Context: an optimization exercise on an open-source flow, tuned for small area, a short achievable clock period and few clock cycles. The choices shown serve that exercise and are no tape-out recipe.
Function was checked by simulation only, so behaviour that the tests miss may differ from the original.
Power is estimated from default activity; no workload was simulated.

**Placed cells, one color a class**

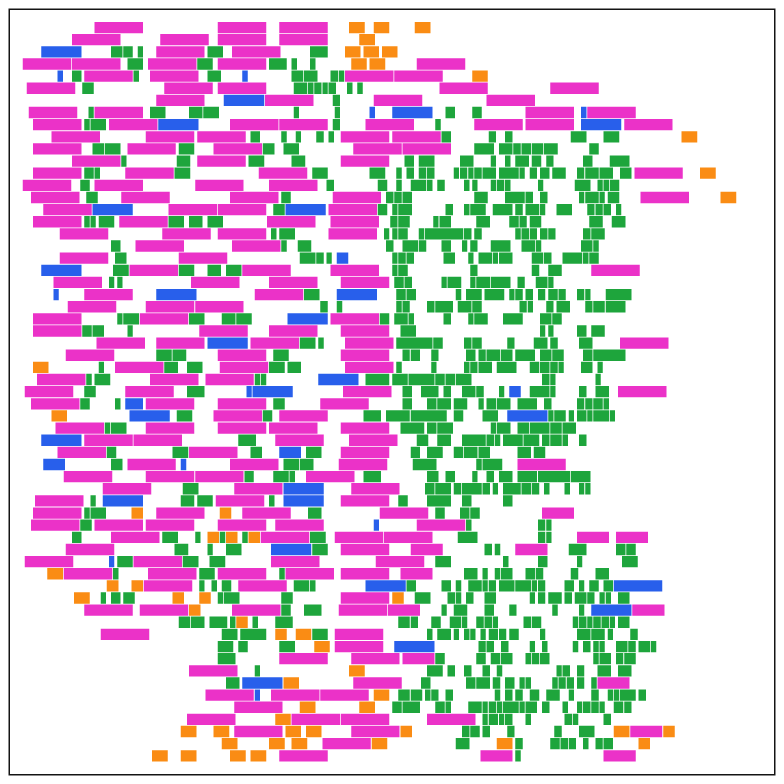
**Sizing map**

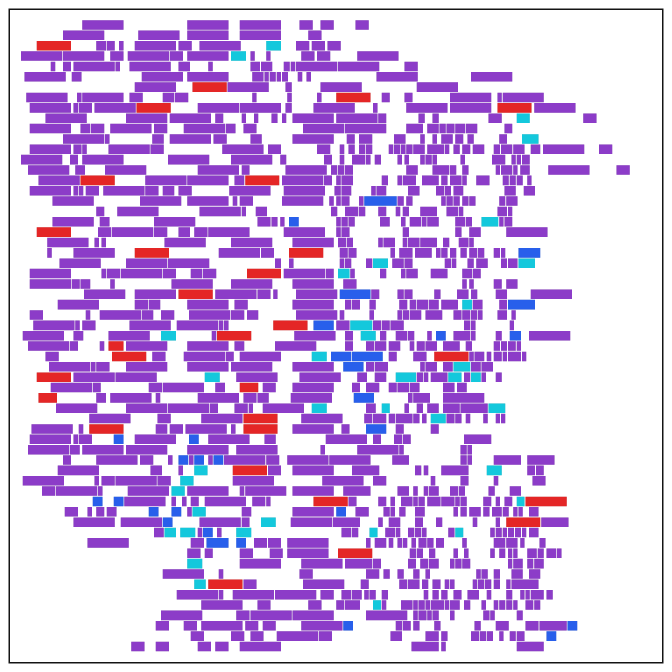
$ cat constraint.sdc
create_clock -name core_clock -period 10.0 [get_ports {clk}]
set_input_delay 2.0000 -clock core_clock [delete_from_list [all_inputs] [get_ports {clk}]]
set_output_delay 2.0000 -clock core_clock [all_outputs]
set_load 0.01 [all_outputs]
$ cat run.sh
#!/bin/bash
# synth_recipe.tcl (not shown) runs the flow's synth.tcl, then flattens the netlist and writes it again
# the make line also repeats each setting of config.mk as NAME=value (left out here)
make -C /OpenROAD-flow-scripts/flow DESIGN_CONFIG=/design/flow/config.mk WORK_HOME=/design/flow/orfs CLKGATE_MAP_FILE= SYNTH_SCRIPT=/design/flow/synth_recipe.tcl finish
$ cat config.mk
export PLATFORM = sky130hd
export DESIGN_NAME = cpu
export DESIGN_NICKNAME = cpu
export VERILOG_FILES = /design/flow/design.v
export SDC_FILE = /design/flow/constraint.sdc
export NUM_CORES = 4
export LEC_CHECK = 0
export CAP_MARGIN = 20
export CORE_MARGIN = 2
export CORE_UTILIZATION = 40
export PLACE_DENSITY = 0.6
export SLEW_MARGIN = 20
$ cat design.v
module ALU(input [15:0] val_A, input [15:0] val_B, input [1:0] ALU_op, output [15:0] ALU_out, output [2:0] flag);
  reg [15:0] result;
  reg [2:0] state;
  assign ALU_out = result;
  assign flag = state;
  always_comb begin
    case(ALU_op)
	  2'b00 : result = val_A + val_B;  
	  2'b01 : result = val_A - val_B;  
	  2'b10 : result = val_A & val_B;  
	  2'b11 : result = ~val_B;		   
	endcase
	if (result == 16'b0)
	  state = 3'b100;
	else if (result[15] == 1'b1)
	  state = 3'b010;
	else
	  state = 3'b0;
	if (ALU_op == 2'b00 && (({val_A[15], val_B[15], result[15]} == 3'b001) || ({val_A[15], val_B[15], result[15]} == 3'b110)))
	  state[0] = 3'b1;
	if (ALU_op == 2'b01 && (({val_A[15], val_B[15], result[15]} == 3'b100) || ({val_A[15], val_B[15], result[15]} == 3'b011)))
	  state[0] = 3'b1;
  end
endmodule
module regfile(input [15:0] w_data, input [2:0] w_addr, input w_en, input [2:0] r_addr, input clk, output [15:0] r_data);
  reg [15:0] m[0:7];
  assign r_data = m[r_addr];
  always_ff @(posedge clk) if (w_en) m[w_addr] <= w_data;
endmodule
module shifter(input [15:0] shift_in, input [1:0] shift_op, output reg [15:0] shift_out);
  always_comb begin
    case (shift_op)
    2'b00 : shift_out = shift_in;
    2'b01 : shift_out = shift_in << 1;
    2'b10 : shift_out = shift_in >> 1;
    2'b11 : shift_out = $signed(shift_in) >>> 1;
    endcase
  end
endmodule
module idecoder(input [15:0] ir, input [1:0] reg_sel,
                output reg [2:0] opcode, output reg[1:0] ALU_op, output reg[1:0] shift_op,
		output reg [15:0] sximm5, output reg [15:0] sximm8,
                output reg[2:0] r_addr, output reg[2:0] w_addr);
   always_comb begin
        opcode = ir[15:13];
        ALU_op = ir[12:11];
        sximm5 = {ir[4],ir[4],ir[4],ir[4],ir[4],ir[4],ir[4],ir[4],ir[4],ir[4],ir[4],ir[4:0]};
        sximm8 = {ir[7],ir[7],ir[7],ir[7],ir[7],ir[7],ir[7],ir[7],ir[7:0]};
        shift_op = ir[4:3];
        case(reg_sel)
                2'b10: {r_addr,w_addr} = {ir[10:8],ir[10:8]};
                2'b01: {r_addr,w_addr} = {ir[7:5],ir[7:5]};
                2'b00: {r_addr,w_addr} = {ir[2:0],ir[2:0]};
                default: {r_addr,w_addr} = {6'b000000};
        endcase
  end
endmodule
module datapath(input clk, input [15:0] mdata, input [7:0] pc, input [1:0] wb_sel,
                input [2:0] w_addr, input w_en, input [2:0] r_addr, input en_A,
                input en_B, input [1:0] shift_op, input sel_A, input sel_B,
                input [1:0] ALU_op, input en_C, input en_status,
				input [15:0] sximm8, input [15:0] sximm5,
                output [15:0] datapath_out, output Z_out, output N_out, output V_out);
  reg [15:0] reg_A, reg_B, out, val_A, val_B, w_data;
  wire [15:0] r_data, shift_out, ALU_out;
  reg [2:0] flag_out;
  wire [2:0] flag;
  assign datapath_out = out;
  assign Z_out = flag_out[2];
  assign N_out = flag_out[1];
  assign V_out = flag_out[0];
  regfile r(w_data, w_addr, w_en, r_addr, clk, r_data);
  shifter s(reg_B, shift_op, shift_out);
  ALU a(val_A, val_B, ALU_op, ALU_out, flag);
  always_ff @(posedge clk) begin
    if (en_A) reg_A <= r_data;
	if (en_B) reg_B <= r_data;
	if (en_C) out <= ALU_out;
	if (en_status) flag_out <= flag;
  end
  always_comb begin
	if (sel_A) begin
	  val_A = 16'b0;
	end else begin
	  val_A = reg_A;
	end
	if (sel_B) begin
	  val_B = sximm5;
	end else begin
	  val_B = shift_out;
	end
	case (wb_sel)
	  2'b00 : w_data = out;
	  2'b01 : w_data = {8'b0, pc};
	  2'b10 : w_data = sximm8;
	  2'b11 : w_data = mdata;
	endcase
  end
endmodule
module controller(input clk, input rst_n, input start,
                  input [2:0] opcode, input [1:0] ALU_op, input [1:0] shift_op,
                  input Z, input N, input V,
                  output reg waiting,
                  output reg [1:0] reg_sel, output reg[1:0] wb_sel, output reg w_en,
                  output reg en_A, output reg en_B, output reg en_C, output reg en_status,
                  output reg sel_A, output reg sel_B);
reg [3:0] next;
reg signal;
reg [3:0] state;
reg [4:0] instruction;
assign state = next;
always_ff @( posedge clk ) begin 
		if (~rst_n) begin  
			signal <= 1'b0;
			next <= 4'd12;
      waiting <= 1'b1;
      w_en <= 1'b0;
      wb_sel <= 2'b00;
      en_A <= 1'b0;
      en_B <= 1'b0;
      sel_A <= 1'b0;
      sel_B <= 1'b0;
      en_status <= 1'b0;
      en_C <= 1'b0;
		end else begin
  if(start==1)begin
    signal<=1;
    next <= 4'd12;
    en_status <= 0;
    waiting <= 1'b0;
    instruction <= {opcode,ALU_op};
  end 
  if(signal ==1) begin 
			casex (instruction)
				5'b11010 : begin
          case (state)
              4'd12 : {next,reg_sel,w_en,wb_sel,waiting} <= {4'd3, 2'b10,1'b1,2'b10, 1'b0};
              4'd3 : {next, waiting, signal,w_en} <= {4'd12, 1'b1,1'b0,1'b0};
          endcase
        end
            5'b11000 : begin
              case (state)
                4'd12 : {next, reg_sel, en_B,waiting} <= {4'd5,2'b00,1'b1,1'b0};
                4'd5 : {next,sel_B,sel_A,en_C} <= {4'd6,1'b0,1'b1,1'b1};
                4'd6 : {next, wb_sel,w_en,reg_sel, en_C,en_B} <= {4'd4 ,2'b00,1'b1,2'b01,1'b0,1'b0};
                4'd4 : {next, waiting, signal, en_C, w_en} <= {4'd12, 1'b1,1'b0, 1'b0,1'b0};
              endcase
            end
            5'b101x0 : begin
            case (state)
            4'd12 : {next,reg_sel,en_A,en_B,waiting} <= {4'd1, 2'b00,1'b0,1'b1,1'b0};
            4'd1 : {next,reg_sel,en_A,en_B} <= {4'd2, 2'b10, 1'b1,1'b0};
            4'd2 : {next, sel_A,sel_B,en_C} <= {4'd8, 1'b0,1'b0,1'b1};
            4'd8 : {next, wb_sel,w_en,reg_sel,en_A,en_C,en_B} <= {4'd4, 2'b00, 1'b1,2'b01,1'b0,1'b0,1'b0};
            4'd4 : {next, waiting, signal, w_en} <= {4'd12, 1'b1,1'b0, 1'b0};
            endcase
            end
            5'b10101 : begin
              case (state)
            4'd12 : {next,reg_sel,en_A,en_B,waiting} <= {4'd1, 2'b00,1'b0,1'b1,1'b0};
            4'd1 : {next,reg_sel,en_A,en_B} <= {4'd2, 2'b10, 1'b1,1'b0};
            4'd2 : {next, sel_A,sel_B, en_status} <= {4'd0, 1'b0,1'b0,1'b1};  
            4'd0 : {next, en_status, signal,en_A,en_C,en_B,waiting} <= {4'd12, 1'b0, 1'b0,1'b0,1'b0,1'b0,1'b1};
              endcase
            end
            5'b10111 : begin
              case (state)
              4'd12 : {next,reg_sel,en_A,en_B,waiting} <= {4'd1, 2'b00,1'b0,1'b1,1'b0};
              4'd1 : {next, sel_A,sel_B,en_C} <= {4'd8, 1'b0,1'b0,1'b1};
              4'd8 : {next, wb_sel,w_en,reg_sel} <= {4'd4, 2'b00, 1'b1,2'b01};
              4'd4 : {next, waiting, signal, w_en,en_A,en_C,en_B} <= {4'd12, 1'b1,1'b0,1'b0,1'b0,1'b0,1'b0};
              endcase
            end
            default : next <= 4'd12;
			endcase
    end 
	end
	end
endmodule
module cpu(input clk, input rst_n, input load, input start, input [15:0] instr,
           output waiting, output [15:0] out, output N, output V, output Z);
  reg [15:0] f_instr;
  wire [15:0] sximm5, sximm8, d_out;
  wire [2:0] opcode, r_addr, w_addr;
  wire [1:0] reg_sel, wb_sel, op, shift_op;  
  wire z, n, v, w, w_en, en_A, en_B, en_C, en_status, sel_A, sel_B;
  assign out = d_out;
  assign Z = z;
  assign N = n;
  assign V = v;
  assign waiting = w;
  idecoder i(f_instr, reg_sel,
        opcode, op, shift_op,
		sximm5, sximm8,
		r_addr, w_addr);
  controller c(clk, rst_n, start,
        opcode, op, shift_op,
		z, n, v,
		w,
		reg_sel, wb_sel, w_en,
		en_A, en_B, en_C, en_status,
		sel_A, sel_B);
  datapath d(clk, 16'b0, 8'b0, wb_sel,
        w_addr, w_en, r_addr, en_A,
		en_B, shift_op, sel_A, sel_B,
		op, en_C, en_status,
		sximm8, sximm5,
		d_out, z, n, v);
  always_ff @(posedge clk) begin
    if (load)
	  f_instr <= instr;
  end
endmodule
==> impl_metrics.py <==
metrics = {
    "route": {
        "wl_met3_um": 1600,
        "dr.pass1.iters": 6,
        "num_vias": 7736,
        "routed-wl-met2_um": 12900,
        "drt_iter0_markers": 544,
        "top_layer": "met4",
    },
    "clock_tree": {
        "cts_buffers": 24,
        "cts-root-buf": "clkbuf_16",
        "clockBufferDepth": 3,
        "htree_levels": 1,
        "post-cts-setup-buffers": 0,
        "clk_latency_ns": 0.52,
        "hold_buffers": 0,
        "cts_sinks": 215,
        "path_clk_slew_ns": 0.06,
        "postCtsResizedCells": 0,
    },
    "worst_setup_path": {
        "reg2reg_from": "f_instr[3]",
        "crit_cells": 17,
        "path_common_cell": "o21ai_0",
        "cpLargestDelayFamily": "compound AO/OA/AOI/OAI gates",
        "crit_buf_inv": 0,
        "r2r-end": "d.flag_out[2]",
        "arrival_ns": 5.42,
        "r2r_slack_ns": 4.95,
        "r2r_cells": 17,
        "crit_type": "reg -> reg",
        "start_kind": "flip-flop",
        "cp_cell_sequence": "mux2_4 -> o21ai_0 -> ha_1 -> and2_1 -> nand4_1 -> o21ai_0 -> xor2_1 -> ha_1 -> o21ai_0 -> o21a_1 -> o21ai_0 -> and3b_1 -> a221oi_1 -> o22ai_1 -> a221oi_1 -> o211ai_2 -> nor3_2",
        "cp_slowest_cell": "edfxtp_1",
    },
    "min_path": {
        "whs_path_depth": 0,
        "hp-class": "reg -> reg",
        "whs_endpoint": "c.instruction[2]",
        "hold_path_startpoint": "f_instr[13]",
    },
    "power_and_ir_drop": {
        "power_frac_seq_pct": 48.6,
        "ir_drop_v": 0.000130,
        "seq-power_mw": 1.02,
        "power.density_nw_per_um2": 165,
        "comb-power_mw": 0.247,
        "power-top-group": "sequential cells",
        "p_sw_share_pct": 23.9,
        "p_leak_nw": 4.30,
        "total_power_mw": 2.10,
        "power_switching_mw": 0.501,
        "p_int_mw": 1.60,
        "power_clock_mw": 0.832,
    },
    "yosys": {
        "synth_compound_area_share_pct": 15.6,
        "ys.flop_type": "edfxtp_1",
        "synth_top_family_by_area": "compound AO/OA/AOI/OAI gates",
        "async_flop_share_pct": 0,
        "synth_fp_nets": 1003,
        "synth_cells": 965,
        "netlist_area_um2": 11200,
        "ys_seq_area_share_pct": 56.6,
        "ys_types": 88,
        "synthAdderAreaFrac_pct": 2.08,
        "synth_top_area_cell": "edfxtp_1",
        "synth_edf_count": 202,
        "yosysMostFrequentCell": "edfxtp_1",
        "yosys-top-cells-count": "202 x edfxtp_1, 100 x nand2_1, 65 x o21ai_0, 62 x nor2_1, 50 x a21oi_1",
        "yosys_warnings": 8,
        "synth-xor-area-share_pct": 1.96,
    },
    "layout": {
        "largest_class": "sequential cells",
        "multi_input_area_um2": 4530,
        "final_layout_size_suffix_gt1_share_pct": 9.55,
        "final-seq-area_um2": 6330,
        "mostFrequentLayoutCell": "edfxtp_1",
        "final-clk-cell-share_pct": 5.89,
        "seq_area_share_pct": 49.9,
        "fillers": 2600,
        "multi_input_area_share_pct": 35.7,
        "synthToLayoutAreaGrowth_pct": 13.4,
        "instances_no_fill": 1383,
        "largest_reg_flops": 128,
        "n_clock_buffer": 34,
        "finalNetCount": 1028,
        "nFlopsAndLatches": 215,
        "regMostFlops": "d.r.m",
        "inverters": 26,
    },
    "grt": {
        "grtUsageMet3_pct": 3.38,
        "grt_util_met1_pct": 25.3,
        "antenna_found_initial": 1,
        "first_global_vias": 7326,
        "grt_first_pass_wirelength_um": 42000,
    },
    "timing": {
        "clock_skew_ns": 0.0235,
        "drv_slew": 0,
        "slew_headroom_pct": 35.2,
        "period_minus_slack_ns": 5.05,
        "fmax_mhz": 198,
        "tightest_slew_ns": 0.962,
        "hold_viol": 0,
        "fin_setup_tns_ns": 0,
        "fin_ws_ns": 4.95,
    },
    "place": {
        "numPortBuffers": 39,
        "routabilityCongestion": 0.892,
        "dpl.hpwl_um": 18200,
    },
    "die": {
        "die_w_um": 171,
        "initial_core_util_pct": 40.5,
        "row_count": 61,
        "ios": 40,
        "dieArea_um2": 29300,
    },
    "status": {
        "status": "complete, no violations",
    },
}
Testbench counts, summed over its fixed seeds: cycles 24,062.
-- 'placed cells, one color a class' (at the start) --
other buffers and delay cells: shown in orange, cells 55, share of their area 4.2%. clock drivers and dummy loads: shown in blue, cells 41, share of their area 6.1%. flops: shown in magenta, cells 215, share of their area 52%. combinational and other logic: shown in green, cells 694, share of their area 38%.

-- 'sizing map' (at the start) --
_3 and _4 cells: shown in blue, cells 30. _6 and larger: shown in red, cells 29. _2 cells: shown in cyan, cells 37. _0 and _1 cells: shown in purple, cells 909.

==> re-timing with driven ports <==
How much do the figures lean on ideal ports? The routed layout below was timed once more, with nothing changed but the port constraints. Step 1 assumes that a clkbuf_16 drives the clock port and a buf_2 every other input. Step 2 times the ports against the registers' clock, not the clock port: input delays grow and output delays shrink by t, the midpoint of the rising clock arrivals with the driver on. Three values: no drivers, after step 1, after step 2; two values: the first two.
shift t [ns]: 0.551
setup slack, ns: 4.948 / 4.948 / 4.948
worst setup path after step 2: register to register
After both steps this run still meets setup and hold. The setup slack of this run moves by 0.000 ns with the drivers and by 0.000 ns with both steps.
